From an optimization exercise on the open Yosys and OpenROAD flow, aimed at small area and few clock cycles per item; shortcuts taken in it are not production practice. Only simulation tests tie the RTL to the original design; equivalence was not proved. The series may have gaps, and a smaller design here may also do less where the tests do not look. The clock port is modelled as an ideal driver; clocking choices that lean on that would not hold on a real chip.

==> flow/design.v, too long to show whole: its modules and the start of the top module <==
// module lab1: 6770 lines
// module csa_fa: 4 lines
// module csa_ha: 4 lines
// module r4_pp: 3 lines
// module csa_maj: 3 lines
// module csa_fa1: 4 lines
module lab1 #(
	parameter WIDTHIN = 16,
	parameter WIDTHOUT = 32
) (
	input clk,
	input reset,
	input i_valid,
	input i_ready,
	output o_valid,
	output o_ready,
	input [WIDTHIN-1:0] i_x,
	output [WIDTHOUT-1:0] o_y
);
  // ...
==> flow/flow/run.sh <==
#!/bin/bash
# Standard ORFS layout (standard.sh, unchanged synthesis), with two changes:
#  - the port buffers are the smallest buffer cell (every port still gets its own buffer);
#  - after global routing, cells on paths with spare slack are downsized (RECOVER_POWER).
set -euo pipefail
bash standard.sh "BUFFER_PORTS_ARGS=-buffer_cell sky130_fd_sc_hd__buf_1" RECOVER_POWER=100 finish > standard.log 2>&1
==> flow/standard.sh <==
#!/bin/bash
# synth_recipe.tcl (not shown) runs the flow's synth.tcl, then flattens the netlist and writes it again
# the make line also repeats each setting of config.mk as NAME=value (left out here)
make -C /OpenROAD-flow-scripts/flow DESIGN_CONFIG=/design/flow/config.mk WORK_HOME=/design/flow/orfs CLKGATE_MAP_FILE= SYNTH_SCRIPT=/design/flow/synth_recipe.tcl "${@:-finish}"
==> flow/config.mk <==
export PLATFORM = sky130hd
export DESIGN_NAME = lab1
export DESIGN_NICKNAME = lab1
export VERILOG_FILES = /design/flow/design.v
export SDC_FILE = /design/flow/constraint.sdc
export NUM_CORES = 4
export LEC_CHECK = 0
export CAP_MARGIN = 20
export CORE_MARGIN = 2
export CORE_UTILIZATION = 40
export CTS_CLUSTER_DIAMETER = 150
export CTS_CLUSTER_SIZE = 30
export GPL_TIMING_DRIVEN = 0
export SLEW_MARGIN = 20
export SYNTH_HIERARCHICAL = 1
==> flow/constraint.sdc <==
create_clock -name core_clock -period 8.0 [get_ports {clk}]
set_input_delay 1.6000 -clock core_clock [delete_from_list [all_inputs] [get_ports {clk}]]
set_output_delay 1.6000 -clock core_clock [all_outputs]
set_load 0.01 [all_outputs]
==> run_1/m1.png <==
(1.5 px per um)
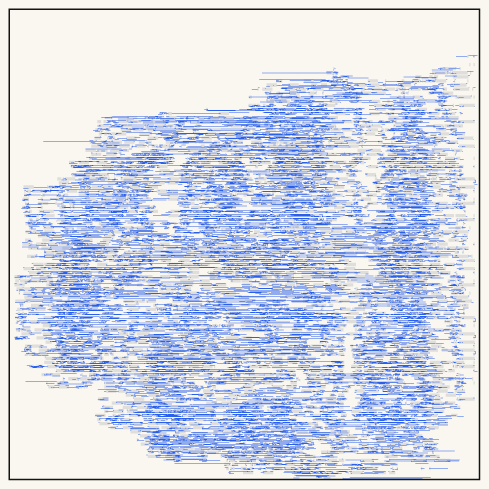
wire length on this layer: 52.0 mm
main direction: horizontal
longest straight run: 110 um

==> run_1/placed.png <==
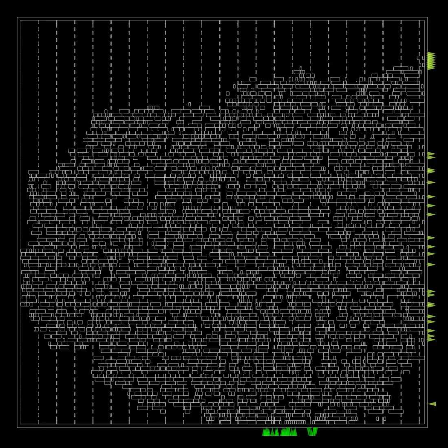
num sequential: 268
fill cell count: 9016
final non-filler cell total: 4547

==> run_1/routed.png <==
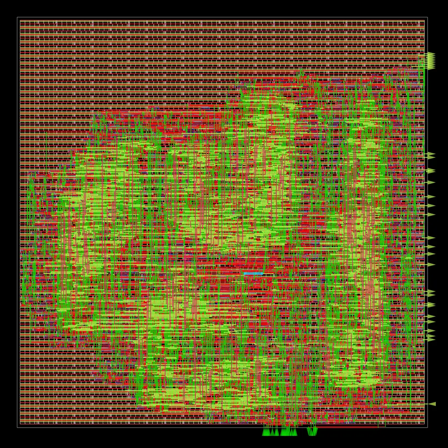
vias: 33300
WL met2: 59900 um
WL/cell: 30.7 um
top layer in use: met5

==> run_1/ff_map.png <==
(1.5 px per um)
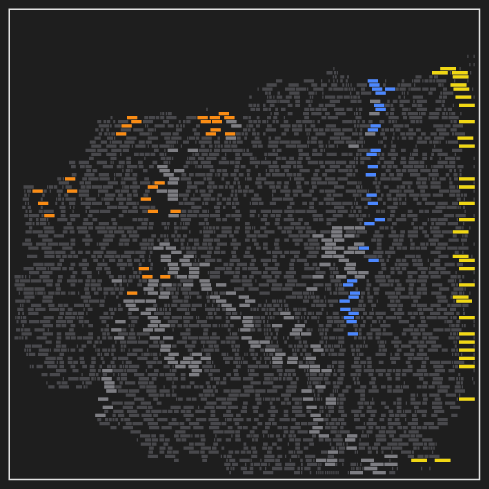
[f4_q] blue | sequential cells: 29
[f3_q] orange | sequential cells: 27
[y_q] yellow | sequential cells: 31 | where: a column on the right

==> flow_summary.ini, run 1 <==
[setup_path]
cp.depth = 20
crit_type = reg2reg
crit_slowest_cell = dfxtp_1
path_delay_family = adder cells
worstRegToRegCells = 20
cp-end-kind = register
r2r_slack_ns = 0.33
crit_path_frequent_cell = fa_1
cp.required_ns = 8.45

[job]
cap_violations = 3

[timing]
drv_slew = 92
fin_crit_sh_pct = 95.9
setup_viol = 0
skew_ns = 0.0162
final.setup.tns_ns = 0
max_slew_margin_pct = -26.3
rsz0062_at_grt = no
final_hold_viol_count = 0

[placed_design]
placement.io_buffers = 52
placed_area_mm2 = 0.0401
post-place-ws_ns = 0.423

[layout]
drive_gt1_share_pct = 6.19
largest_reg_flops = 31
final_area_mm2 = 0.0406

[yosys]
synth_edf_count = 31
synth_cells = 3201
yosysMostFrequentCell = a222oi_1
ys_types = 61
synthFlopType = dfxtp_1

[global_routing]
grt_pass1_vias = 34500
grt_pass1_wl_um = 214000
grt_max_degree = 34
grt_antenna_before_repair = 3
grt_usage_pct = 28.0

[status]
status = finished with violations
so_faults = capacitance limit, slew limit

[clock_network]
clock_latency_ns = 0.55
cts_setup_buffers = 0

[floorplanning]
rows = 113
core_area_mm2 = 0.0946
io_pins = 54
die_x_um = 312

[drt]
drt_first_pass_iters = 17
final_antenna_net_count = 0

[min_path]
min_path_type = reg2reg
Testbench counts for the RTL of run 1, summed over its fixed seeds: cycles 24,040, items 24,000.
-- run 1: routing by layer --
metal  up-vias  global-route usage [%]  share of wire, %
li1      13300                       -                 -
met2      3010                    42.3                43
met4         2                    12.1               5.3
met3       618                    7.48                14
met1     16400                    37.8                37
met5         -                       0            0.0086
-- run 1: cells in the final DEF (no fill, tap or decap), types with 6 or more instances in the layout --
master,synthesis,layout
mux2_1,0,10
or2_2,36,36
inv_1,246,246
dfxtp_1,230,216
or3_1,10,10
edfxtp_1,31,31
o21ai_0,39,44
mux2_2,22,12
mux2i_1,46,46
o21a_1,8,8
nor3_1,10,10
and3_1,6,6
dfrtp_1,7,7
xor2_1,40,40
nand3_1,14,15
xnor2_1,40,40
nor2b_1,113,37
buf_1,0,52
dfxtp_2,0,14
clkbuf_1,20,23
nor2b_2,0,76
clkbuf_16,0,13
a21oi_1,68,68
nor2_2,0,32
a222oi_1,746,746
nor2_1,88,56
nand4_1,11,11
nand2_1,106,106
nand2b_1,81,81
and2_1,17,16
a31oi_1,7,7
fa_1,705,705
and4_1,6,6
a21o_1,52,52
ha_1,332,332
o21bai_1,13,13
-- run 1: through the flow --
step	hold slack (ns)	utilization, %
after floorplan	0.331	-
after global placement	0.331	42.1
after detailed placement	0.337	42.4
after CTS	0.364	42.8
after global routing	0.376	42.9
final	0.364	42.9
-- run 1: area by class of cell --
type | instances | area [um2] | share of cell area (%)
inverters | 246 | 923 | 2.28
multi-input cells | 2666 | 31600 | 77.9
clock inverters | 5 | 48.8 | 0.120
repair buffers | 59 | 259 | 0.639
flip-flops and latches | 268 | 5730 | 14.1
diodes | 1 | 2.50 | 0.00617
plain buffers | 21 | 82.6 | 0.204
well taps | 1265 | 1580 | 3.90
clock buffers | 16 | 347 | 0.855
-- run 1: kinds of logic after synthesis --
| family | share of synthesized area (%) |
|---|---|
| adders and majority gates | 48.0 |
| AOI/OAI and AO/OA | 23.7 |
| and+or+nand+nor | 6.92 |
| DFF | 15.0 |
| buffers and inverters | 2.64 |
| xor gates and xnor gates | 1.84 |
| muxes | 1.86 |
| other | 0.00985 |
-- run 1: repair_timing --
action	in CTS	in global routing
hold endpoints to repair	0	0
gates resized for setup	0	1
hold buffers	0	0
setup endpoints to repair	0	2
==> run 2, diff against run 1 <==
==> flow/flow/run.sh (replaced) <==
#!/bin/bash
# Standard ORFS layout (standard.sh, unchanged synthesis), with two changes:
#  - the port buffers are the smallest buffer cell (every port still gets its own buffer);
#  - the detailed placer keeps one free site on each side of every a222oi cell
#    (flow/pad.tcl, sourced before each step that runs detailed placement).
set -euo pipefail
PAD="$PWD/flow/pad.tcl"
bash standard.sh "BUFFER_PORTS_ARGS=-buffer_cell sky130_fd_sc_hd__buf_1" \
  "PRE_DETAIL_PLACE_TCL=$PAD" "PRE_CTS_TCL=$PAD" "PRE_GLOBAL_ROUTE_TCL=$PAD" \
  finish > standard.log 2>&1
==> flow/flow/pad.tcl (new file) <==
# The a222oi cells have six input pins in one row; give each one free site on
# either side so the router can reach all of them.
set_placement_padding -masters {sky130_fd_sc_hd__a222oi_1} -left 1 -right 1
==> run 2 against run 1 <==
Synthesized area stayed put. The run now fails in global routing. Synthesized cell count did not move.
==> flow_summary.ini, run 2 <==
[yosys]
synth-seq-cells = 268
ys_types = 61
synth_mux_area_share_pct = 1.86
ys_warn_count = 7
synthSimpleGateAreaFrac_pct = 6.92
synth_area_mm2 = 0.0381
synth_cells = 3201
synth_compound_area_share_pct = 23.7
synthFlopType = dfxtp_1
synth_edf_count = 31
yosysSeqAreaShare_pct = 15.0
synthAdderAreaFrac_pct = 48.0
synth_top_family_by_area = adder cells
synth.avg_cell_area_um2 = 11.9
synth_area_leaders = fa_1 (37%), a222oi_1 (20%), dfxtp_1 (12%)
synth_top_area_share_pct = 37.1
synth_xor_area_share_pct = 1.84
synth_commonest_cells = a222oi_1 (746), fa_1 (705), ha_1 (332)
synth_area_leader_cell = fa_1
async_flop_share_pct = 2.61
yosysMostFrequentCell = a222oi_1

[timing]
endpoint_type = register data pin

[placed_design]
place_hpwl_um = 96200
post-place-ws_ns = 0.438
placed_area_mm2 = 0.0401
placement.io_buffers = 52

[global_routing]
grt_max_degree = 34

[floorplanning]
rows = 113
start_util_pct = 40.2
die_y_um = 312
io_pins = 54
die_x_um = 312

[clock_network]
cts-resized-gates = 0
cts.sinks = 268
numCtsBuffers = 13
hold_buffers = 0
cts_setup_buffers = 0

[status]
lastStage = global routing
firstError = [ERROR DPL-0033] detailed placement checks failed during check placement.
status = aborted with a tool error
-- run 2: metrics by stage --
step / util, % / instances
2_1_floorplan: - / 3201
3_3_place_gp: 42.1 / 4518
3_5_place_dp: 42.4 / 4524
4_1_cts: 42.8 / 4545
-- run 2: cells by family after synthesis --
group | after synthesis
DFF | 268
muxes | 68
adders and majority gates | 1037
buffers and inverters | 267
xor gates and xnor gates | 80
AOI/OAI and AO/OA | 980
and+or+nand+nor | 500
other | 1
==> run 3, diff against run 2 <==
==> flow/flow/run.sh (replaced) <==
#!/bin/bash
# Standard ORFS layout (standard.sh, unchanged synthesis), with two changes:
#  - the port buffers are the smallest buffer cell (every port still gets its own buffer);
#  - the detailed placer keeps one free site on each side of every a222oi cell
#    (flow/pad.tcl, sourced before detailed placement and CTS; not in global
#    routing, whose placement check would then trip over the diodes it inserts).
set -euo pipefail
PAD="$PWD/flow/pad.tcl"
bash standard.sh "BUFFER_PORTS_ARGS=-buffer_cell sky130_fd_sc_hd__buf_1" \
  "PRE_DETAIL_PLACE_TCL=$PAD" "PRE_CTS_TCL=$PAD" \
  finish > standard.log 2>&1
--- a/flow/config.mk
+++ b/flow/config.mk
@@ -8,8 +8,6 @@
 export CAP_MARGIN = 20
 export CORE_MARGIN = 2
 export CORE_UTILIZATION = 40
-export CTS_CLUSTER_DIAMETER = 150
-export CTS_CLUSTER_SIZE = 30
 export GPL_TIMING_DRIVEN = 0
 export SLEW_MARGIN = 20
 export SYNTH_HIERARCHICAL = 1
==> run 3 against run 2 <==
The run now finishes clean. Synthesized cell count unchanged. Synthesized area unchanged.
==> flow_summary.ini, run 3 <==
[status]
status = complete, no violations

[setup_path]
r2r_slack_ns = 0.48
cp-end-kind = register
cp.depth = 20
crit_slowest_cell = dfxtp_1

[global_routing]
grt_pass1_vias = 35000
grt_usage_pct = 28.4
grt_max_degree = 34

[placed_design]
placed_area_mm2 = 0.0401
place_hpwl_um = 96200

[timing]
holdWs_ns = 0.349
fin_crit_sh_pct = 94.0
final_hold_viol_count = 0
skew_ns = 0.0299
max_slew_margin_pct = 13.7
rsz0062_at_grt = no

[yosys]
synth_cells = 3201
synth_commonest_cells = a222oi_1 (746), fa_1 (705), ha_1 (332)
synth_area_mm2 = 0.0381
synthFlopType = dfxtp_1
synth_area_leader_cell = fa_1
synth_edf_count = 31
yosysMostFrequentCell = a222oi_1
async_flop_share_pct = 2.61
synth_top_area_share_pct = 37.1

[floorplanning]
die_y_um = 312
start_util_pct = 40.2
io_pins = 54
die_x_um = 312

[layout]
mostFrequentLayoutCells = a222oi_1 (746), fa_1 (705), ha_1 (332)
layout_commonest_cell = a222oi_1
final_area_mm2 = 0.0414
multi_input_area_mm2 = 0.0316

[min_path]
min_path_type = reg2reg

[job]
cap_violations = 0

[clock_network]
clock_latency_ns = 0.57
cts_setup_buffers = 0
cts.sinks = 268

[drt]
drt_first_pass_iters = 19
==> run 3: logic make-up after synthesis <==
| logic type | Yosys count | synth area share (%) |
|---|---|---|
| other | 1 | 0.00985 |
| adders and majority gates | 1037 | 48.0 |
| buffers and inverters | 267 | 2.64 |
| AOI/OAI and AO/OA | 980 | 23.7 |
| muxes | 68 | 1.86 |
| DFF | 268 | 15.0 |
| and+or+nand+nor | 500 | 6.92 |
| xor gates and xnor gates | 80 | 1.84 |
==> run 3: per-layer routing <==
layer / track usage (%) / up-vias / wire length (um)
met4: 13.8 / 4 / 7370
li1: - / 13400 / -
met3: 7.97 / 576 / 20100
met5: 0 / - / 25
met1: 37.8 / 16500 / 52200
met2: 42.5 / 2928 / 60800
==> run 3: area by class of cell <==
class	count	share of cell area, %
multi-input combinational	2666	76.4
sequential	268	13.9
tap	1265	3.82
clock buffer	43	2.31
inverter	246	2.23
timing repair buffer	60	0.683
clock inverter	18	0.402
buffer	21	0.200
antenna	2	0.0121
==> run 3: timing repair <==
item	in CTS	in global routing
endpoints found under the setup margin	0	1
resized for setup	0	1
hold endpoints to repair	0	0
==> run 3: stage by stage <==
step                instances  utilization [%]  setup slack (ns)
finish                   4589             43.8             0.483
detailed placement       4524             42.4             0.438
global route             4588             43.8             0.239
floorplan                3201                -              1.96
CTS                      4585             43.6             0.352
global placement         4518             42.1             0.438
==> run_3/placed.png <==
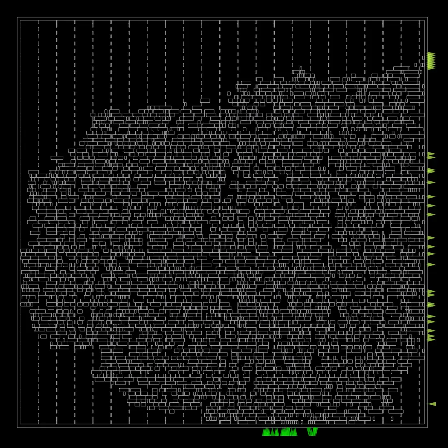
Util after Layout: 43.8%
fill cell count: 9231
sequential share of cell area: 13.9%
TAP cells: 1265
row cnt: 113

==> run_3/class_map.png <==
(2 px per um)
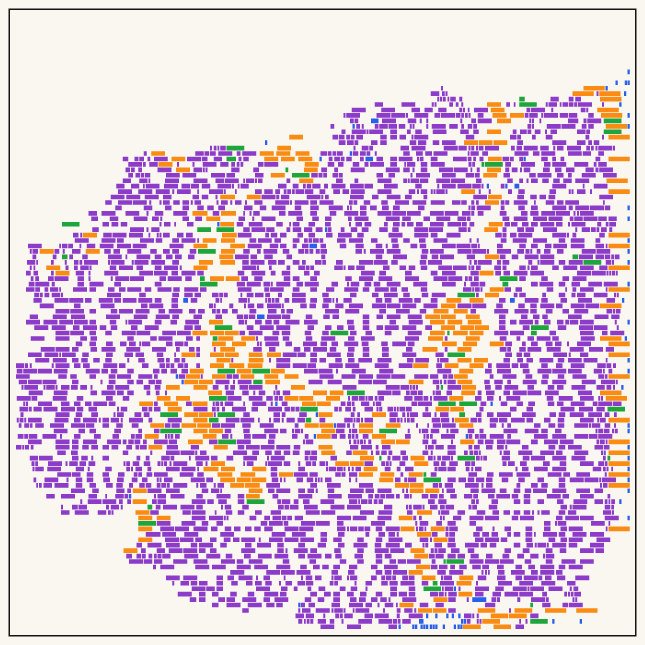
[remaining buffers and delay cells] blue | cells: 81 | share of their area: 0.92%
[clock drivers and dummy loads] green | cells: 61 | share of their area: 2.8%
[remaining logic cells] purple | cells: 2912 | share of their area: 82%
[registers] orange | cells: 268 | share of their area: 14%

## Run 4: large edit since run 3, in outline
flow/design.v: 6788 -> 7049 lines; modules unchanged: 5
  lab1: edited, 6770 -> 7031 lines
==> flow/run.sh (new file) <==
#!/bin/bash
# synth_recipe.tcl (not shown) runs the flow's synth.tcl, then flattens the netlist and writes it again
# the make line also repeats each setting of config.mk as NAME=value (left out here)
make -C /OpenROAD-flow-scripts/flow DESIGN_CONFIG=/design/flow/config.mk WORK_HOME=/design/flow/orfs CLKGATE_MAP_FILE= SYNTH_SCRIPT=/design/flow/synth_recipe.tcl finish
--- a/flow/config.mk
+++ b/flow/config.mk
@@ -7,7 +7,10 @@
 export LEC_CHECK = 0
 export CAP_MARGIN = 20
+export CELL_PAD_IN_SITES_DETAIL_PLACEMENT = 1
+export CELL_PAD_IN_SITES_GLOBAL_PLACEMENT = 1
 export CORE_MARGIN = 2
 export CORE_UTILIZATION = 40
 export GPL_TIMING_DRIVEN = 0
+export PLACE_DENSITY = 0.45
 export SLEW_MARGIN = 20
 export SYNTH_HIERARCHICAL = 1
removed: flow/flow/run.sh
removed: flow/flow/pad.tcl
removed: flow/standard.sh
==> run 4 against run 3 <==
Utilization increased by 0.58 points. Worst setup slack worse by 0.21 ns. Die area fell by 1.9%. Global-route usage increased by 2.8 points. Wire length rose by 7.2%. Final area down 0.48%. Count of clock-buffer cells in the layout unchanged. Synthesized area shrank 1.9%. Sequential cell count did not move. Sequential share of layout area grew 0.079 points. Largest cell class unchanged.
==> flow_summary.ini, run 4 <==
[floorplanning]
rows = 112
io_pins = 54
die_x_um = 310
start_util_pct = 40.2
core_area_mm2 = 0.0929
die_y_um = 310

[timing]
skew_ns = 0.0497
final_hold_viol_count = 0
final.setup.tns_ns = 0
setup_viol = 0
final.setup.worst_slack_ns = 0.276
fin_crit_sh_pct = 96.5
holdWs_ns = 0.349
max_slew_margin_pct = 17.8

[drt]
final_antenna_net_count = 0
drt_first_pass_iters = 17

[yosys]
synthFlopType = dfxtp_1
synth_commonest_cells = a222oi_1 (746), fa_1 (647), ha_1 (391)
yosysMostFrequentCell = a222oi_1
synth_top_area_share_pct = 34.7
synth_area_leaders = fa_1 (35%), a222oi_1 (20%), ha_1 (13%)
async_flop_share_pct = 2.61
yosysSeqAreaShare_pct = 15.3
synth_cells = 3140
ys_types = 66
synth-seq-cells = 268
ys_warn_count = 7

[setup_path]
cp.required_ns = 8.50
crit_slowest_cell = nor2b_1
cp-end-kind = register
crit_type = reg2reg
r2r_slack_ns = 0.28
worstRegToRegCells = 20

[global_routing]
grt_pass1_vias = 35200
grt_max_degree = 31
grt_pass1_wl_um = 227000
grt_antenna_before_repair = 1

[placed_design]
placedCellCount = 4464
placed_area_mm2 = 0.0399
place_hpwl_um = 108000
placement.io_buffers = 52
post-place-ws_ns = -0.159

[clock_network]
hold_buffers = 0
cts.sinks = 268
clock_latency_ns = 0.61
cts_setup_buffers = 0

[layout]
mostFrequentLayoutCells = a222oi_1 (746), fa_1 (647), ha_1 (391)
drive_gt1_share_pct = 9.44
final_area_mm2 = 0.0412
fin_cells = 4531
layout_commonest_cell = a222oi_1

[min_path]
min_path_type = reg2reg

[job]
cap_violations = 0

[status]
status = complete, no violations
Testbench counts for the RTL of run 4, summed over its fixed seeds: cycles 24,040, items 24,000.
## run 4: cell count changes after synthesis, sizes merged, moves of 27 or more
cell  before  now
nor2      88  133
ha       332  391
inv      246  188
xor2      40   13
a21o      52   84
fa       705  647
## run 4: stage by stage
stage | util [%]
CTS | 44.2
finish | 44.3
detailed placement | 42.9
floorplan | -
global placement | 42.5
global route | 44.3
## run 4: layout make-up
type	count	area [um2]
Fill cell	9815	51700
Multi-Input combinational cell	2665	31100
Sequential cell	268	5770
Tap cell	1254	1570
Clock buffer	43	957
Timing Repair Buffer	70	772
Inverter	188	706
Clock inverter	20	189
Buffer	21	83.8
Antenna cell	2	5.00
## run 4: layer usage
metal / track usage [%] / part of all wire, % / vias up
met3: 5.49 / 10 / 390
met5: 0 / 0 / -
met4: 11.9 / 4.0 / 0
li1: - / - / 13300
met1: 41.9 / 39 / 16900
met2: 50.4 / 47 / 2325
## run 4: worst max-delay path: cells and delay by family (launching register included)
family,cells,cell delay [ns]
compound gates,10,2.67
simple gates,2,1.13
flops,1,0.95
fa+ha+maj,6,2.25
xor+xnor,1,0.13
buf+inv,1,0.50
## run 4: repair_timing
item / 4_1_cts / 5_1_grt
endpoints found under the setup margin: 3 / 0
endpoints found under the hold margin: 0 / 0
resized for setup: 2 / 0
## run 4: kinds of logic after synthesis
kind of cell | Yosys count | synth area share [%]
flip-flops | 268 | 15.3
XOR/XNOR | 68 | 1.59
multiplexers | 69 | 1.94
buffers and inverters | 209 | 2.11
AND/OR/NAND/NOR | 523 | 7.23
adder cells (fa/ha/maj) | 1038 | 47.8
other | 2 | 0.0201
AO/OA/AOI/OAI | 963 | 24.0
==> run_4/port_trees.png <==
(2 px per um)
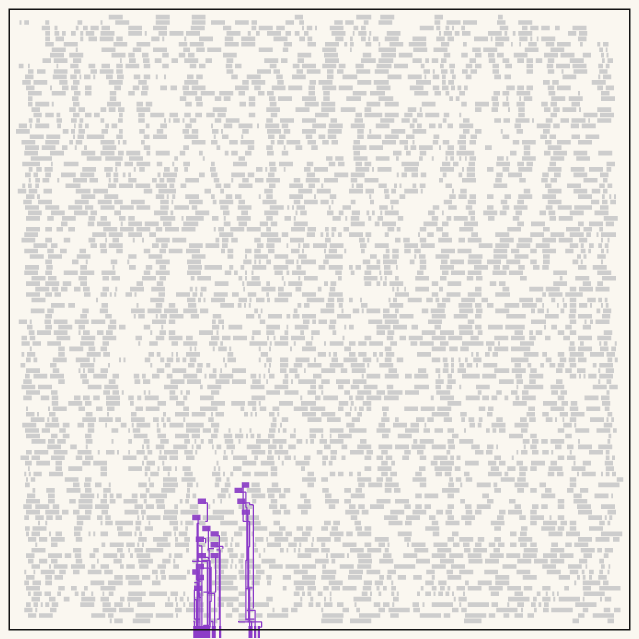
[i_x] purple | bits: 16 | direction: input | end cells: 16 | buffers: 16 | wire: 835 um

==> run_4/routed.png <==
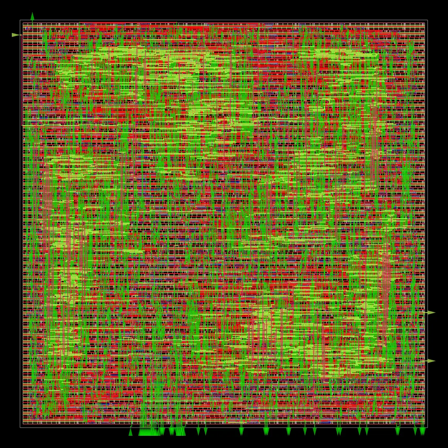
total track usage: 31.2%
vias: 33000
WL/cell: 33.2 um
WL met2: 70100 um

==> run 5, diff against run 4 <==
--- a/flow/config.mk
+++ b/flow/config.mk
@@ -10,6 +10,8 @@
 export CELL_PAD_IN_SITES_GLOBAL_PLACEMENT = 1
 export CORE_MARGIN = 2
 export CORE_UTILIZATION = 40
+export CTS_CLUSTER_DIAMETER = 120
+export CTS_CLUSTER_SIZE = 20
 export GPL_TIMING_DRIVEN = 0
 export PLACE_DENSITY = 0.45
 export SLEW_MARGIN = 20
==> run 5 against run 4 <==
Die area unchanged. Still clean. Highest routed layer unchanged. Cell count down 0.73%. Global-route usage decreased by 0.32 points. Synthesized area is the same. Clock skew down 0.025 ns.
==> flow_summary.ini, run 5 <==
[yosys]
ys_warn_count = 7
synth_area_mm2 = 0.0373
synth.avg_cell_area_um2 = 11.9
synth_cells = 3140
ys_types = 66
async_flop_share_pct = 2.61
yosysMostFrequentCell = a222oi_1
yosysSeqAreaShare_pct = 15.3
synth_top_area_share_pct = 34.7
synthFlopType = dfxtp_1
synth_edf_count = 31

[placed_design]
place_hpwl_um = 108000

[clock_network]
cts.sinks = 268
clock_latency_ns = 0.58
hold_buffers = 0
numCtsBuffers = 20

[floorplanning]
rows = 112
core_area_mm2 = 0.0929
die_y_um = 310
start_util_pct = 40.2

[global_routing]
grt_antenna_before_repair = 0
grt_pass1_vias = 35100
grt_pass1_wl_um = 226000
grt_usage_pct = 30.9

[setup_path]
worstRegToRegCells = 20
cp-end-kind = register
r2r_slack_ns = 0.33
cp.required_ns = 8.50

[layout]
layout_commonest_cell = a222oi_1
fin_util_pct = 43.8
largest_reg_flops = 31

[drt]
final_antenna_net_count = 0
num_vias = 32800
drt_first_pass_iters = 17

[status]
status = complete, no violations

[timing]
drv_slew = 0
final_hold_viol_count = 0
setup_viol = 0

[min_path]
min_path_type = reg2reg

[job]
cap_violations = 0
run 5: cell types whose count changed in the layout (fill, tap and decap cells not counted), moves of 2 or more:
cell and delta:
bufinv_16 -2, clkinv_8 +2, clkinv_2 -8, clkbuf_16 -16
inv_6 -3, clkbuf_8 -2, inv_4 -2, diode_2 -2
run 5: cell type report:
cell class | count | area (um2)
fillers | 9829 | 52200
multi-input cells | 2665 | 31100
flip-flops and latches | 268 | 5770
well taps | 1254 | 1570
repair buffers | 69 | 764
inverters | 188 | 706
clock buffers | 25 | 529
clock inverters | 8 | 101
plain buffers | 21 | 83.8
run 5: what timing repair did:
| item | in CTS | in global routing |
|---|---|---|
| gates resized for setup | 2 | 0 |
| hold endpoints to repair | 0 | 0 |
| endpoints found under the setup margin | 2 | 0 |
| buffers inserted | 0 | 0 |
run 5: cells by family after synthesis:
group,synth area share [%]
buf+inv,2.11
fa+ha+maj,47.8
compound gates,24.0
simple gates,7.23
other cells,0.0201
xor+xnor,1.59
mux,1.94
flops,15.3
run 5: metrics by stage:
stage          setup WS (ns)  instances  TNS [ns]  cell area, um2  hold WS [ns]
2_1_floorplan           2.20       3142         0           37400         0.331
3_3_place_gp          -0.120       4448    -0.153           39400         0.335
3_5_place_dp          -0.159       4464    -0.247           39900         0.336
4_1_cts                0.276       4497         0           40500         0.358
5_1_grt               0.0483       4498         0           40700         0.370
6_report               0.334       4498         0           40700         0.356
run 5: metal layers:
metal / up-vias / part of all wire [%] / global-route usage (%) / wire, um
met3: 363 / 9.8 / 4.73 / 14700
met2: 2253 / 47 / 50.4 / 70200
met4: 0 / 3.7 / 11.2 / 5610
met5: - / 0 / 0 / 0
li1: 13300 / - / - / -
met1: 16900 / 40 / 41.7 / 59700
run 5: worst max-delay path: stages (launching register included):
cell	delay, ns
dfxtp_1	0.95
clkbuf_1	0.50
nor2b_1	0.99
a222oi_1	0.31
ha_1	0.32
fa_1	0.46
fa_1	0.54
fa_1	0.43
ha_1	0.32
a21oi_1	0.20
o21bai_1	0.08
a21o_1	0.18
a41o_1	0.26
a211o_1	0.37
a311o_1	0.41
a21oi_1	0.32
o21ai_1	0.15
o41a_1	0.33
ha_1	0.18
nor2_1	0.13
xnor2_1	0.13
==> run_5/routed.png <==
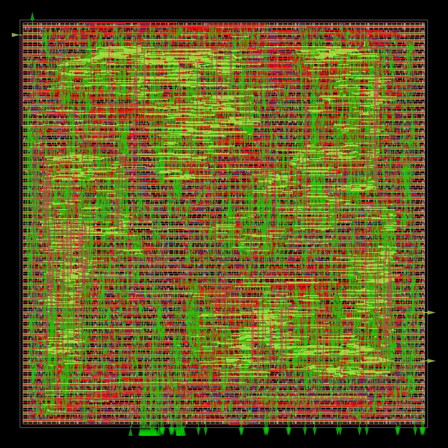
WL met1: 59700 um
top layer in use: met4
WL/cell: 33.4 um
WL met2: 70200 um

==> run_5/port_trees.png <==
(2 px per um)
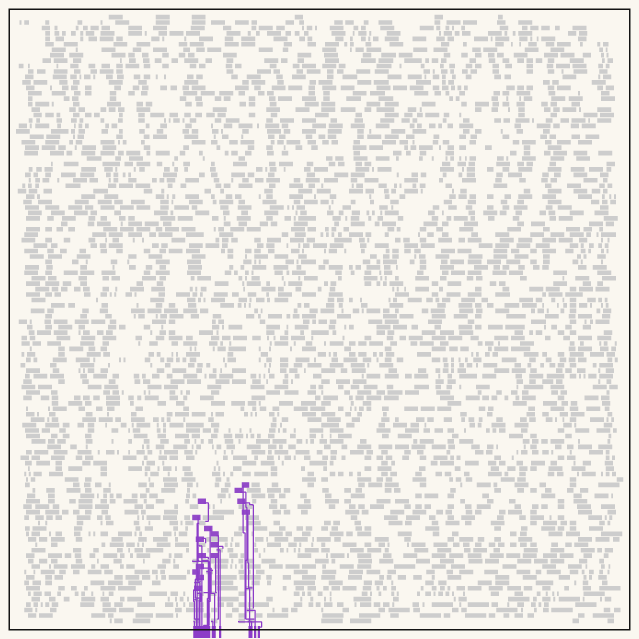
IO buf count: 52
io pins: 54

==> run 6, diff against run 5 <==
--- a/flow/config.mk
+++ b/flow/config.mk
@@ -10,8 +10,8 @@
 export CELL_PAD_IN_SITES_GLOBAL_PLACEMENT = 1
 export CORE_MARGIN = 2
 export CORE_UTILIZATION = 40
-export CTS_CLUSTER_DIAMETER = 120
-export CTS_CLUSTER_SIZE = 20
+export CTS_CLUSTER_DIAMETER = 135
+export CTS_CLUSTER_SIZE = 25
 export GPL_TIMING_DRIVEN = 0
 export PLACE_DENSITY = 0.45
 export SLEW_MARGIN = 20
==> run 6 against run 5 <==
Worst hold slack better by 0.0012 ns. Global-route usage hardly changed. Wire length is 0.33% lower. Clock skew is 0.0014 ns lower. Synthesized area stayed put. Sequential share of layout area hardly changed. Count of clock-buffer cells in the layout is 7 lower. First-iteration DRC count is 5.9% higher. Non-clock buffer count stayed put. Via count is 0.50% lower. Critical endpoint unchanged. Largest cell class unchanged. Highest routed layer unchanged.
==> flow_summary.ini, run 6 <==
[status]
status = complete, no violations

[yosys]
synth_edf_count = 31
ys_warn_count = 7
synth_area_leaders = fa_1 (35%), a222oi_1 (20%), ha_1 (13%)
synth_area_leader_cell = fa_1
synth_top_area_share_pct = 34.7
yosysSeqAreaShare_pct = 15.3
synth-seq-cells = 268
synth_area_mm2 = 0.0373
synthFlopType = dfxtp_1
synth.avg_cell_area_um2 = 11.9
synth_cells = 3140
async_flop_share_pct = 2.61

[setup_path]
max_stage_delay_ns = 1.00
crit_slowest_cell = dfxtp_1
crit_type = reg2reg
cp.required_ns = 8.49
cp_cell_sequence = clkbuf_1 -> nor2b_1 -> a222oi_1 -> ha_1 -> fa_1 -> fa_1 -> fa_1 -> ha_1 -> a21oi_1 -> o21bai_1 -> a21o_1 -> a41o_1 -> a211o_1 -> a311o_1 -> a21oi_1 -> o21ai_1 -> o41a_1 -> ha_1 -> nor2_1 -> xnor2_1
r2r_slack_ns = 0.35

[clock_network]
cts_setup_buffers = 0
clock_latency_ns = 0.55
cts.sinks = 268
numCtsBuffers = 17

[layout]
fin_cells = 4492
ff_latch_area_mm2 = 0.00577
diodes = 0
multi_input_area_mm2 = 0.0311
mostFrequentLayoutCells = a222oi_1 (746), fa_1 (647), ha_1 (391)
largest_reg_flops = 31
fillCellCount = 9827
drive_gt1_share_pct = 8.46

[min_path]
min_path_type = reg2reg

[drt]
final_antenna_net_count = 0
drt_first_pass_iters = 17

[timing]
max_slew_margin_pct = 15.3
drv_slew = 0
setup_viol = 0
fin_crit_sh_pct = 95.6
final_hold_viol_count = 0
skew_ns = 0.0237

[floorplanning]
start_util_pct = 40.2
die_x_um = 310
rows = 112
core_area_mm2 = 0.0929
io_pins = 54

[global_routing]
grt_antenna_before_repair = 0
grt_max_degree = 31
grt_pass1_vias = 35000

[placed_design]
placement.io_buffers = 52

[job]
cap_violations = 0
run 6: cell counts after synthesis:
Identical to the previous run, type by type.
run 6: metal layers:
metal	GRT usage [%]	vias to the layer above	part of all wire, %
met1	41.6	16800	39
met5	0	-	0
met2	50.4	2220	47
met4	11.1	0	3.9
li1	-	13300	-
met3	4.96	366	10
run 6: area by class of cell:
class                           instances  area share, %
Sequential cell                       268           14.2
Inverter                              188           1.74
Multi-Input combinational cell       2665           76.8
Buffer                                 21          0.207
Clock inverter                          9          0.256
Clock buffer                           18           1.06
Timing Repair Buffer                   69           1.88
Tap cell                             1254           3.87
run 6: critical path: cells and delay by family (launching register included):
kind	cells	cell delay (ns)
XOR/XNOR	1	0.13
AO/OA/AOI/OAI	10	2.61
AND/OR/NAND/NOR	2	1.08
adder cells (fa/ha/maj)	6	2.25
flip-flops	1	1.00
buffers and inverters	1	0.51
run 6: repair_timing:
| item | CTS | global route |
|---|---|---|
| gates cloned | 0 | 0 |
| gates resized for setup | 1 | 1 |
| endpoints found under the setup margin | 2 | 5 |
| hold buffers | 0 | 0 |
run 6: cell families after synthesis:
family / count (synthesis) / synth area share, %
mux: 69 / 1.94
fa+ha+maj: 1038 / 47.8
xor+xnor: 68 / 1.59
simple gates: 523 / 7.23
other cells: 2 / 0.0201
compound gates: 963 / 24.0
buf+inv: 209 / 2.11
flops: 268 / 15.3
run 6: metrics by stage:
stage | util (%) | worst slack (ns) | instance area, um2 | hold WS [ns]
2_1_floorplan | - | 2.20 | 37400 | 0.331
3_3_place_gp | 42.5 | -0.120 | 39400 | 0.335
3_5_place_dp | 42.9 | -0.159 | 39900 | 0.336
4_1_cts | 43.5 | 0.000774 | 40400 | 0.361
5_1_grt | 43.7 | 0.0529 | 40600 | 0.372
6_report | 43.7 | 0.348 | 40600 | 0.357
==> run_6/routed.png <==
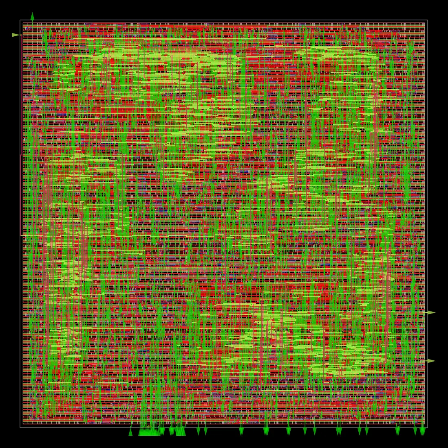
final wirelength: 150000 um
vias: 32700
WL/cell: 33.3 um
total track usage: 30.9%
WL met1: 58900 um

==> run_6/ff_map.png <==
(1.5 px per um)
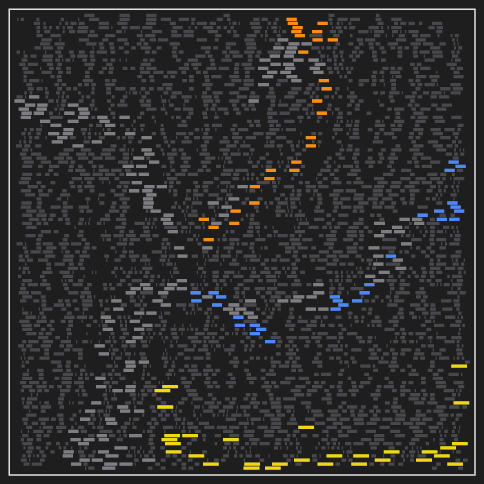
[f4_q] blue | sequential cells: 29
[f3_q] orange | sequential cells: 27
[y_q] yellow | sequential cells: 31 | where: a horizontal strip, bottom
not coloured: 181

==> run 7, diff against run 6 <==
==> flow/flow/run.sh (new file) <==
#!/bin/bash
# Standard ORFS layout (standard.sh, unchanged synthesis), with two changes:
#  - the port buffers are the smallest buffer cell (every port still gets its own buffer);
#  - the detailed placer keeps one free site on each side of every a222oi cell
#    (flow/pad.tcl, sourced before detailed placement and CTS; not in global
#    routing, whose placement check would then trip over the diodes it inserts).
set -euo pipefail
PAD="$PWD/flow/pad.tcl"
bash standard.sh "BUFFER_PORTS_ARGS=-buffer_cell sky130_fd_sc_hd__buf_1" \
  "PRE_DETAIL_PLACE_TCL=$PAD" "PRE_CTS_TCL=$PAD" \
  finish > standard.log 2>&1
==> flow/flow/pad.tcl (new file) <==
# The a222oi cells have six input pins in one row; give each one free site on
# either side so the router can reach all of them.
set_placement_padding -masters {sky130_fd_sc_hd__a222oi_1} -left 1 -right 1
==> flow/standard.sh (new file) <==
#!/bin/bash
# synth_recipe.tcl (not shown) runs the flow's synth.tcl, then flattens the netlist and writes it again
# the make line also repeats each setting of config.mk as NAME=value (left out here)
make -C /OpenROAD-flow-scripts/flow DESIGN_CONFIG=/design/flow/config.mk WORK_HOME=/design/flow/orfs CLKGATE_MAP_FILE= SYNTH_SCRIPT=/design/flow/synth_recipe.tcl "${@:-finish}"
==> flow/config.mk (replaced) <==
export PLATFORM = sky130hd
export DESIGN_NAME = lab1
export DESIGN_NICKNAME = lab1
export VERILOG_FILES = /design/flow/design.v
export SDC_FILE = /design/flow/constraint.sdc
export NUM_CORES = 4
export LEC_CHECK = 0
export CAP_MARGIN = 20
export CORE_MARGIN = 2
export CORE_UTILIZATION = 40
export GPL_TIMING_DRIVEN = 0
export SLEW_MARGIN = 20
export SYNTH_HIERARCHICAL = 1
removed: flow/run.sh
==> run 7 against run 6 <==
Critical path depth stayed put. Utilization is 0.18 points higher. Still clean on timing, DRC and antenna. Register-to-register slack better by 0.05 ns. Maximum frequency is 0.65% higher. First-iteration DRC count is 8.0% higher.
==> flow_summary.ini, run 7 <==
[timing]
fin_crit_sh_pct = 95.0
final_hold_viol_count = 0
rsz0062_at_grt = no

[layout]
diodes = 0
mostFrequentLayoutCells = a222oi_1 (746), fa_1 (647), ha_1 (391)

[yosys]
synthFlopType = dfxtp_1
yosysMostFrequentCell = a222oi_1
ys_types = 66
synth_top_area_share_pct = 34.7
synth-seq-cells = 268
synthSimpleGateAreaFrac_pct = 7.23

[clock_network]
hold_buffers = 0
cts-resized-gates = 0
cts.sinks = 268

[placed_design]
post-place-ws_ns = 0.403
place_hpwl_um = 90100
placed_area_mm2 = 0.0394

[drt]
routed_wl_um = 131000

[setup_path]
worstRegToRegCells = 20
cp.required_ns = 8.32

[floorplanning]
start_util_pct = 40.2
core_area_mm2 = 0.0929
die_y_um = 310

[status]
status = complete, no violations

[global_routing]
grt_pass1_vias = 34000

[min_path]
min_path_type = reg2reg

[job]
cap_violations = 0
[run 7: cell counts after synthesis]
No cell type changed its count.
[run 7: through the flow]
stage | std cells | hold WS, ns
final | 4521 | 0.352
after global placement | 4448 | 0.336
after floorplan | 3142 | 0.331
after CTS | 4518 | 0.354
after detailed placement | 4455 | 0.340
after global routing | 4521 | 0.356
[run 7: metal layers]
| metal | up-vias | global-route usage, % | share of wire [%] |
|---|---|---|---|
| met5 | - | 0 | 0 |
| met4 | 0 | 12.2 | 4.6 |
| met3 | 524 | 5.66 | 13 |
| met2 | 2770 | 41.8 | 44 |
| met1 | 16000 | 36.7 | 38 |
| li1 | 13300 | - | - |
[run 7: area by class of cell]
| type | count | area (um2) |
|---|---|---|
| fill | 9003 | 52200 |
| multi-input combinational | 2665 | 31100 |
| sequential | 268 | 5750 |
| tap | 1254 | 1570 |
| clock buffer | 43 | 980 |
| inverter | 188 | 706 |
| timing repair buffer | 62 | 305 |
| clock inverter | 20 | 216 |
| buffer | 21 | 83.8 |
[run 7: cells by family after synthesis]
group,after synthesis
other cells,2
compound gates,963
buf+inv,209
simple gates,523
flops,268
xor+xnor,68
fa+ha+maj,1038
mux,69
==> run_7/m1.png <==
(1.5 px per um)
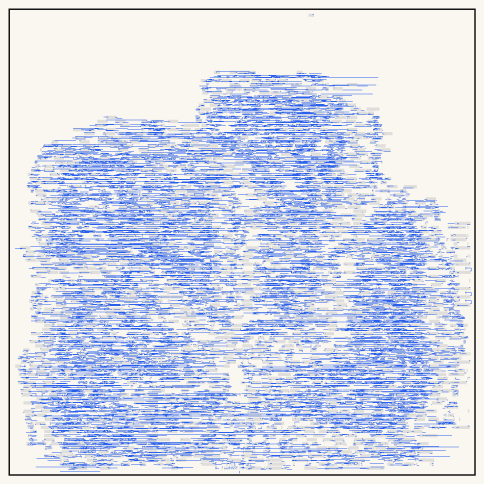
main direction: horizontal
nets with wire on the layer: 3957
wire length on this layer: 49.7 mm
longest straight run: 58.4 um
share of all routed wire: 38%

==> run_7/port_trees.png <==
(2 px per um)
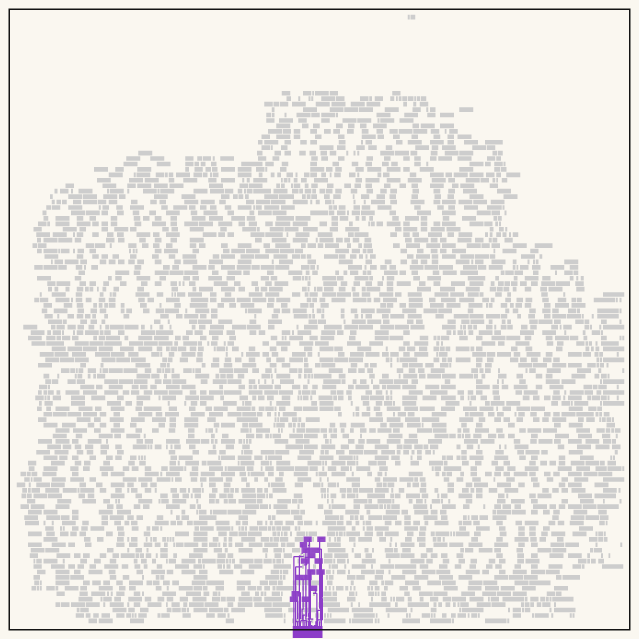
[i_x] purple | bits: 16 | direction: input | end cells: 16 | buffers: 16 | wire: 525 um

==> run 8, diff against run 7 <==
--- a/flow/config.mk
+++ b/flow/config.mk
@@ -8,6 +8,8 @@
 export CAP_MARGIN = 20
 export CORE_MARGIN = 2
 export CORE_UTILIZATION = 40
+export CTS_CLUSTER_DIAMETER = 120
+export CTS_CLUSTER_SIZE = 20
 export GPL_TIMING_DRIVEN = 0
 export SLEW_MARGIN = 20
 export SYNTH_HIERARCHICAL = 1
==> run 8 against run 7 <==
First-iteration DRC count increased by 4.4%. Clock skew grew 0.022 ns. Non-clock buffer count increased by 3. Sequential share of layout area increased by 0.18 points. Sequential cell count did not move. Maximum frequency up 0.41%. Final area decreased by 1.3%. Critical path type unchanged. Critical endpoint unchanged. Highest routed layer unchanged.
==> flow_summary.ini, run 8 <==
[clock_network]
clock_latency_ns = 0.58
cts_setup_buffers = 0
cts.sinks = 268
cts-resized-gates = 0
hold_buffers = 0
numCtsBuffers = 20

[yosys]
async_flop_share_pct = 2.61
synth_area_mm2 = 0.0373
synth_top_area_share_pct = 34.7
synth.avg_cell_area_um2 = 11.9
synth_area_leader_cell = fa_1
yosysMostFrequentCell = a222oi_1
synth-seq-cells = 268
synthFlopType = dfxtp_1
ys_warn_count = 7
ys_types = 66

[placed_design]
place_hpwl_um = 90100
placement.io_buffers = 52
placed_area_mm2 = 0.0394
placedCellCount = 4455

[timing]
fin_crit_sh_pct = 94.6
drv_slew = 0
max_slew_margin_pct = 17.9
rsz0062_at_grt = no
setup_viol = 0

[floorplanning]
die_y_um = 310
core_area_mm2 = 0.0929
io_pins = 54
die_x_um = 310

[global_routing]
grt_pass1_wl_um = 203000
grt_max_degree = 32
grt_usage_pct = 26.9
grt_antenna_before_repair = 0

[drt]
final_antenna_net_count = 0

[layout]
diodes = 0
mostFrequentLayoutCells = a222oi_1 (746), fa_1 (647), ha_1 (391)
ff_latch_area_mm2 = 0.00575
final_area_mm2 = 0.0402
largest_reg_flops = 31
layout_commonest_cell = a222oi_1
fillCellCount = 9020
fin_cells = 4492

[status]
status = complete, no violations

[setup_path]
worstRegToRegCells = 20
cp.required_ns = 8.34

[job]
cap_violations = 0
## run 8: metal layers
layer | vias up | routed length (um) | track usage (%)
met1 | 16000 | 49500 | 36.9
met5 | - | 0 | 0
met2 | 2836 | 57200 | 41.7
li1 | 13300 | - | -
met3 | 500 | 17600 | 5.28
met4 | 0 | 6150 | 11.4
## run 8: worst max-delay path: stages, from the launching register on
cell and delay [ns]:
dfxtp_1 1.06, clkbuf_1 0.54, mux2i_1 0.14, or2_2 0.36, ha_1 0.33, fa_1 0.51
fa_1 0.42, fa_1 0.52, fa_1 0.41, ha_1 0.36, nand4_1 0.18, or3_1 0.40
nor4_1 0.62, o41ai_2 0.30, a21oi_1 0.29, o31a_1 0.21, a21oi_1 0.11, o21ai_1 0.20
ha_1 0.17, nor2_1 0.05, xor2_1 0.14
## run 8: final cells by class
class,instances,area share [%]
plain buffers,21,0.208
clock buffers,24,1.33
clock inverters,7,0.280
inverters,188,1.75
multi-input cells,2665,77.4
flip-flops and latches,268,14.3
well taps,1254,3.90
repair buffers,65,0.834
## run 8: stage by stage
stage / setup WS, ns / util (%)
6_report: 0.429 / 43.3
5_1_grt: 0.0608 / 43.3
4_1_cts: 0.454 / 43.1
3_5_place_dp: 0.403 / 42.4
3_3_place_gp: 0.296 / 42.1
2_1_floorplan: 2.20 / -
## run 8: cell families after synthesis
logic type | Yosys count | share of synthesized area (%)
adders and majority gates | 1038 | 47.8
AOI/OAI and AO/OA | 963 | 24.0
and+or+nand+nor | 523 | 7.23
DFF | 268 | 15.3
buffers and inverters | 209 | 2.11
muxes | 69 | 1.94
xor gates and xnor gates | 68 | 1.59
other | 2 | 0.0201
==> run_8/routed.png <==
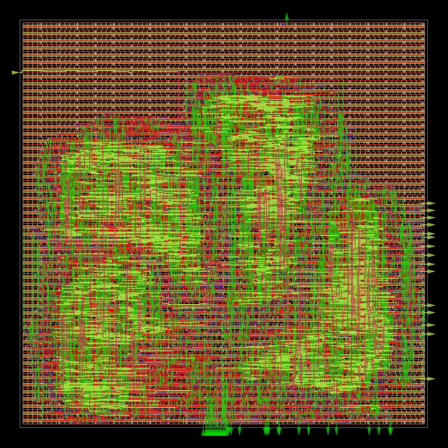
final wirelength: 131000 um
vias: 32600
WL/cell: 29.1 um

==> run_8/port_trees.png <==
(2 px per um)
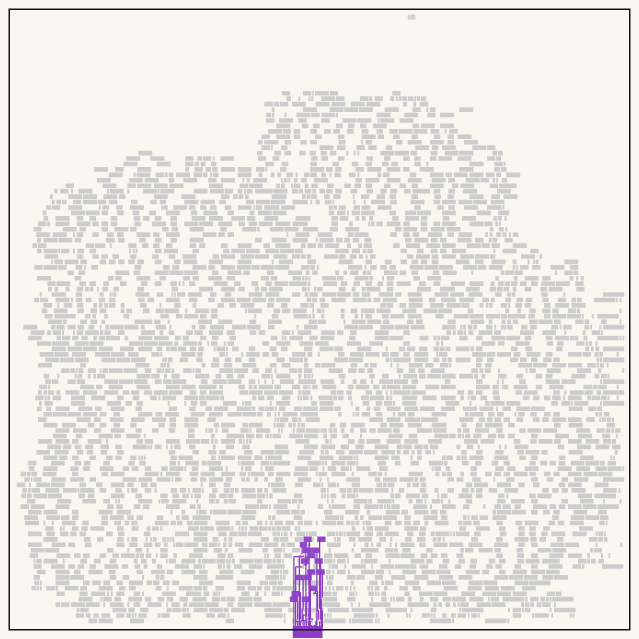

==> run 9, diff against run 8 <==
--- a/flow/config.mk
+++ b/flow/config.mk
@@ -8,8 +8,8 @@
 export CAP_MARGIN = 20
 export CORE_MARGIN = 2
 export CORE_UTILIZATION = 40
-export CTS_CLUSTER_DIAMETER = 120
-export CTS_CLUSTER_SIZE = 20
+export CTS_CLUSTER_DIAMETER = 135
+export CTS_CLUSTER_SIZE = 25
 export GPL_TIMING_DRIVEN = 0
 export SLEW_MARGIN = 20
 export SYNTH_HIERARCHICAL = 1
==> run 9 against run 8 <==
Sequential share of layout area up 0.058 points. Synthesized cell count unchanged. Die area stayed put.
==> flow_summary.ini, run 9 <==
[status]
status = complete, no violations

[yosys]
synth_area_mm2 = 0.0373
synth_commonest_cells = a222oi_1 (746), fa_1 (647), ha_1 (391)
synth_area_leader_cell = fa_1
synthSimpleGateAreaFrac_pct = 7.23
synthFlopType = dfxtp_1
synth_top_area_share_pct = 34.7
synthAdderAreaFrac_pct = 47.8
synth_edf_count = 31
synth_top_family_by_area = adder cells
ys_types = 66
async_flop_share_pct = 2.61
synth_compound_area_share_pct = 24.0
synth_area_leaders = fa_1 (35%), a222oi_1 (20%), ha_1 (13%)
synth_cells = 3140
synth_xor_area_share_pct = 1.59
yosysMostFrequentCell = a222oi_1

[timing]
setup_viol = 0
drv_slew = 0
final.setup.tns_ns = 0
fin_crit_sh_pct = 95.2
final_hold_viol_count = 0
skew_ns = 0.0246
max_slew_margin_pct = 15.5
final.setup.worst_slack_ns = 0.383

[floorplanning]
die_x_um = 310
start_util_pct = 40.2
rows = 112
die_y_um = 310
io_pins = 54

[global_routing]
busiest_layer = met2
grt_max_degree = 32
grtUsageMet3_pct = 5.18
grt_pass1_wl_um = 202000
grt_util_met1_pct = 36.9
grt_pass1_vias = 33800

[layout]
mostFrequentLayoutCells = a222oi_1 (746), fa_1 (647), ha_1 (391)
layout_commonest_cell = a222oi_1
fillCellCount = 9040
diodes = 0
drive_gt1_share_pct = 7.65

[clock_network]
clock_latency_ns = 0.55
numCtsBuffers = 16
cts.sinks = 268
hold_buffers = 0

[setup_path]
crit_path_frequent_cell = fa_1
cp_cell_sequence = clkbuf_1 -> mux2i_1 -> or2_2 -> ha_1 -> fa_1 -> fa_1 -> fa_1 -> fa_1 -> ha_1 -> nand4_1 -> or3_1 -> nor4_1 -> o41ai_2 -> a21oi_1 -> o31a_1 -> a21oi_1 -> o21ai_1 -> ha_1 -> nor2_1 -> xor2_1
worstRegToRegCells = 20
r2r_slack_ns = 0.38
crit_slowest_cell = dfxtp_1
cp.required_ns = 8.31
max_stage_delay_ns = 1.05

[placed_design]
placement.io_buffers = 52
place_hpwl_um = 90100

[drt]
drt_first_pass_iters = 17
final_antenna_net_count = 0

[min_path]
min_path_type = reg2reg
run 9: cell counts after synthesis:
No cell type changed its count.
run 9: per-stage QoR:
step / cell area [um2] / utilization, % / hold slack (ns) / std cells
4_1_cts: 39900 / 42.9 / 0.365 / 4480
6_report: 40100 / 43.1 / 0.361 / 4484
5_1_grt: 40100 / 43.1 / 0.368 / 4484
2_1_floorplan: 37400 / - / 0.331 / 3142
3_3_place_gp: 39100 / 42.1 / 0.336 / 4448
3_5_place_dp: 39400 / 42.4 / 0.340 / 4455
run 9: cells by family after synthesis:
kind of cell | Yosys count
adder cells (fa/ha/maj) | 1038
other | 2
multiplexers | 69
buffers and inverters | 209
XOR/XNOR | 68
AO/OA/AOI/OAI | 963
flip-flops | 268
AND/OR/NAND/NOR | 523
run 9: area by class of cell:
class	instances	area, um2	area share [%]
Buffer	21	83.8	0.209
Clock buffer	20	437	1.09
Clock inverter	5	66.3	0.166
Inverter	188	706	1.76
Multi-Input combinational cell	2665	31100	77.7
Sequential cell	268	5750	14.4
Tap cell	1254	1570	3.92
Timing Repair Buffer	63	320	0.800
run 9: routing by layer:
layer  share of wire [%]  vias up
li1                    -    13300
met1                  38    15900
met2                  44     2797
met3                  13      498
met4                 4.6        0
met5                   0        -
run 9: critical path, delay by kind of cell (launching register included):
family	cells	cell delay, ns
adders and majority gates	7	2.72
and+or+nand+nor	5	1.63
AOI/OAI and AO/OA	5	1.10
DFF	1	1.05
buffers and inverters	1	0.55
muxes	1	0.15
xor gates and xnor gates	1	0.14
==> run_9/placed.png <==
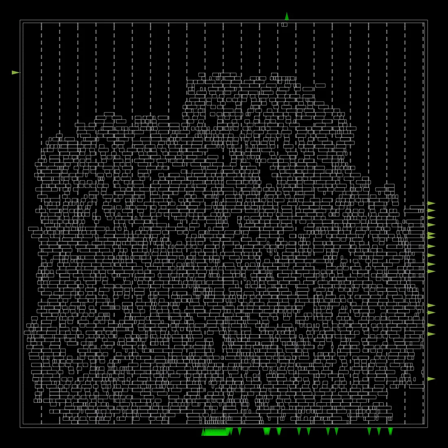
TAP cells: 1254
core area: 0.0929 mm2

==> run_9/routed.png <==
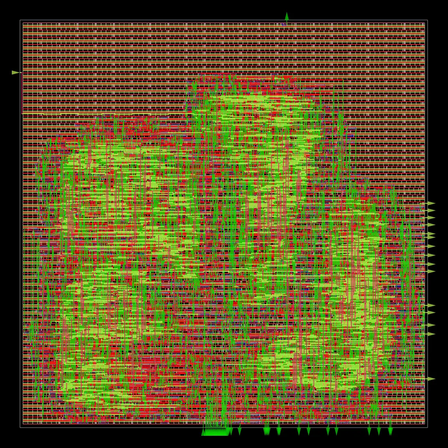
WL/cell: 29.0 um
vias: 32400
WL met2: 57300 um
final wirelength: 130000 um


## Gallery

The metal 1 layer.
(1.5 px per um)
shot_01.png
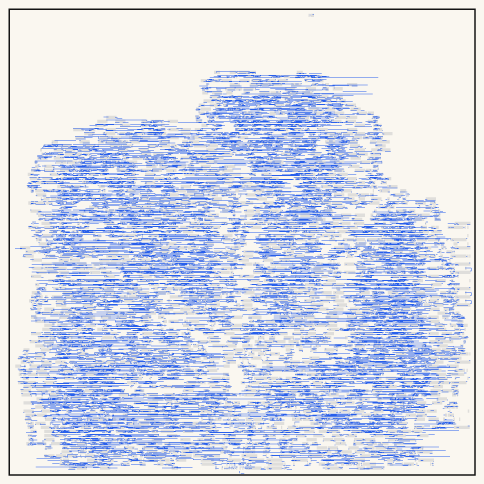
shot_02.png
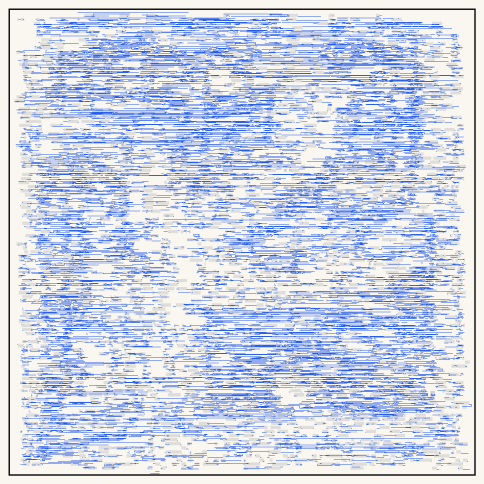
shot_03.png
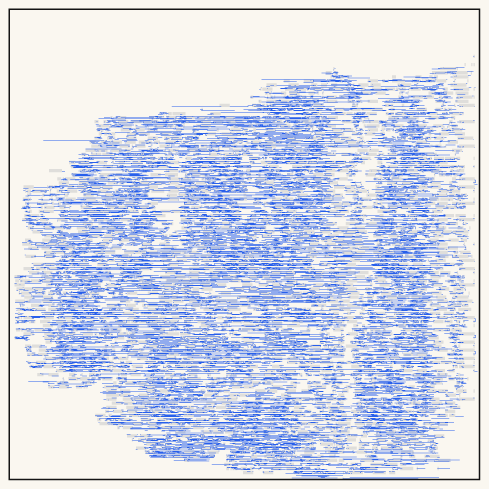
| from | picture |
|---|---|
| run 9 | shot_01.png |
| run 4 | shot_02.png |
| run 3 | shot_03.png |

Key to shot_02.png:
main direction: horizontal
nets with wire on the layer: 4029

-- separate check: timing with driven ports --
Ports are ideal in the flow. The routed layouts listed here were re-timed in OpenROAD.
Step 1 sets driving cells, clkbuf_16 on the clock port and buf_2 on the other inputs (assumed; they add their load-dependent delay and slew).
Step 2, shift: input delay + t, output delay - t, t = (earliest + latest rising clock arrival at the registers) / 2. This alone moves slack from input paths to output paths.
Three values: no drivers, after step 1, after step 2; two values: the first two.
run	t (ns)	setup slack, ns	worst setup path at the end
run 1	0.614	0.327 / 0.327 / 0.327	register to register
run 3	0.627	0.483 / 0.483 / 0.483	register to register
run 4	0.646	0.276 / 0.276 / 0.276	register to register
run 5	0.634	0.334 / 0.334 / 0.334	register to register
run 6	0.607	0.348 / 0.348 / 0.348	register to register
run 7	0.629	0.398 / 0.398 / 0.398	register to register
run 8	0.623	0.429 / 0.429 / 0.429	register to register
run 9	0.611	0.383 / 0.383 / 0.383	register to register
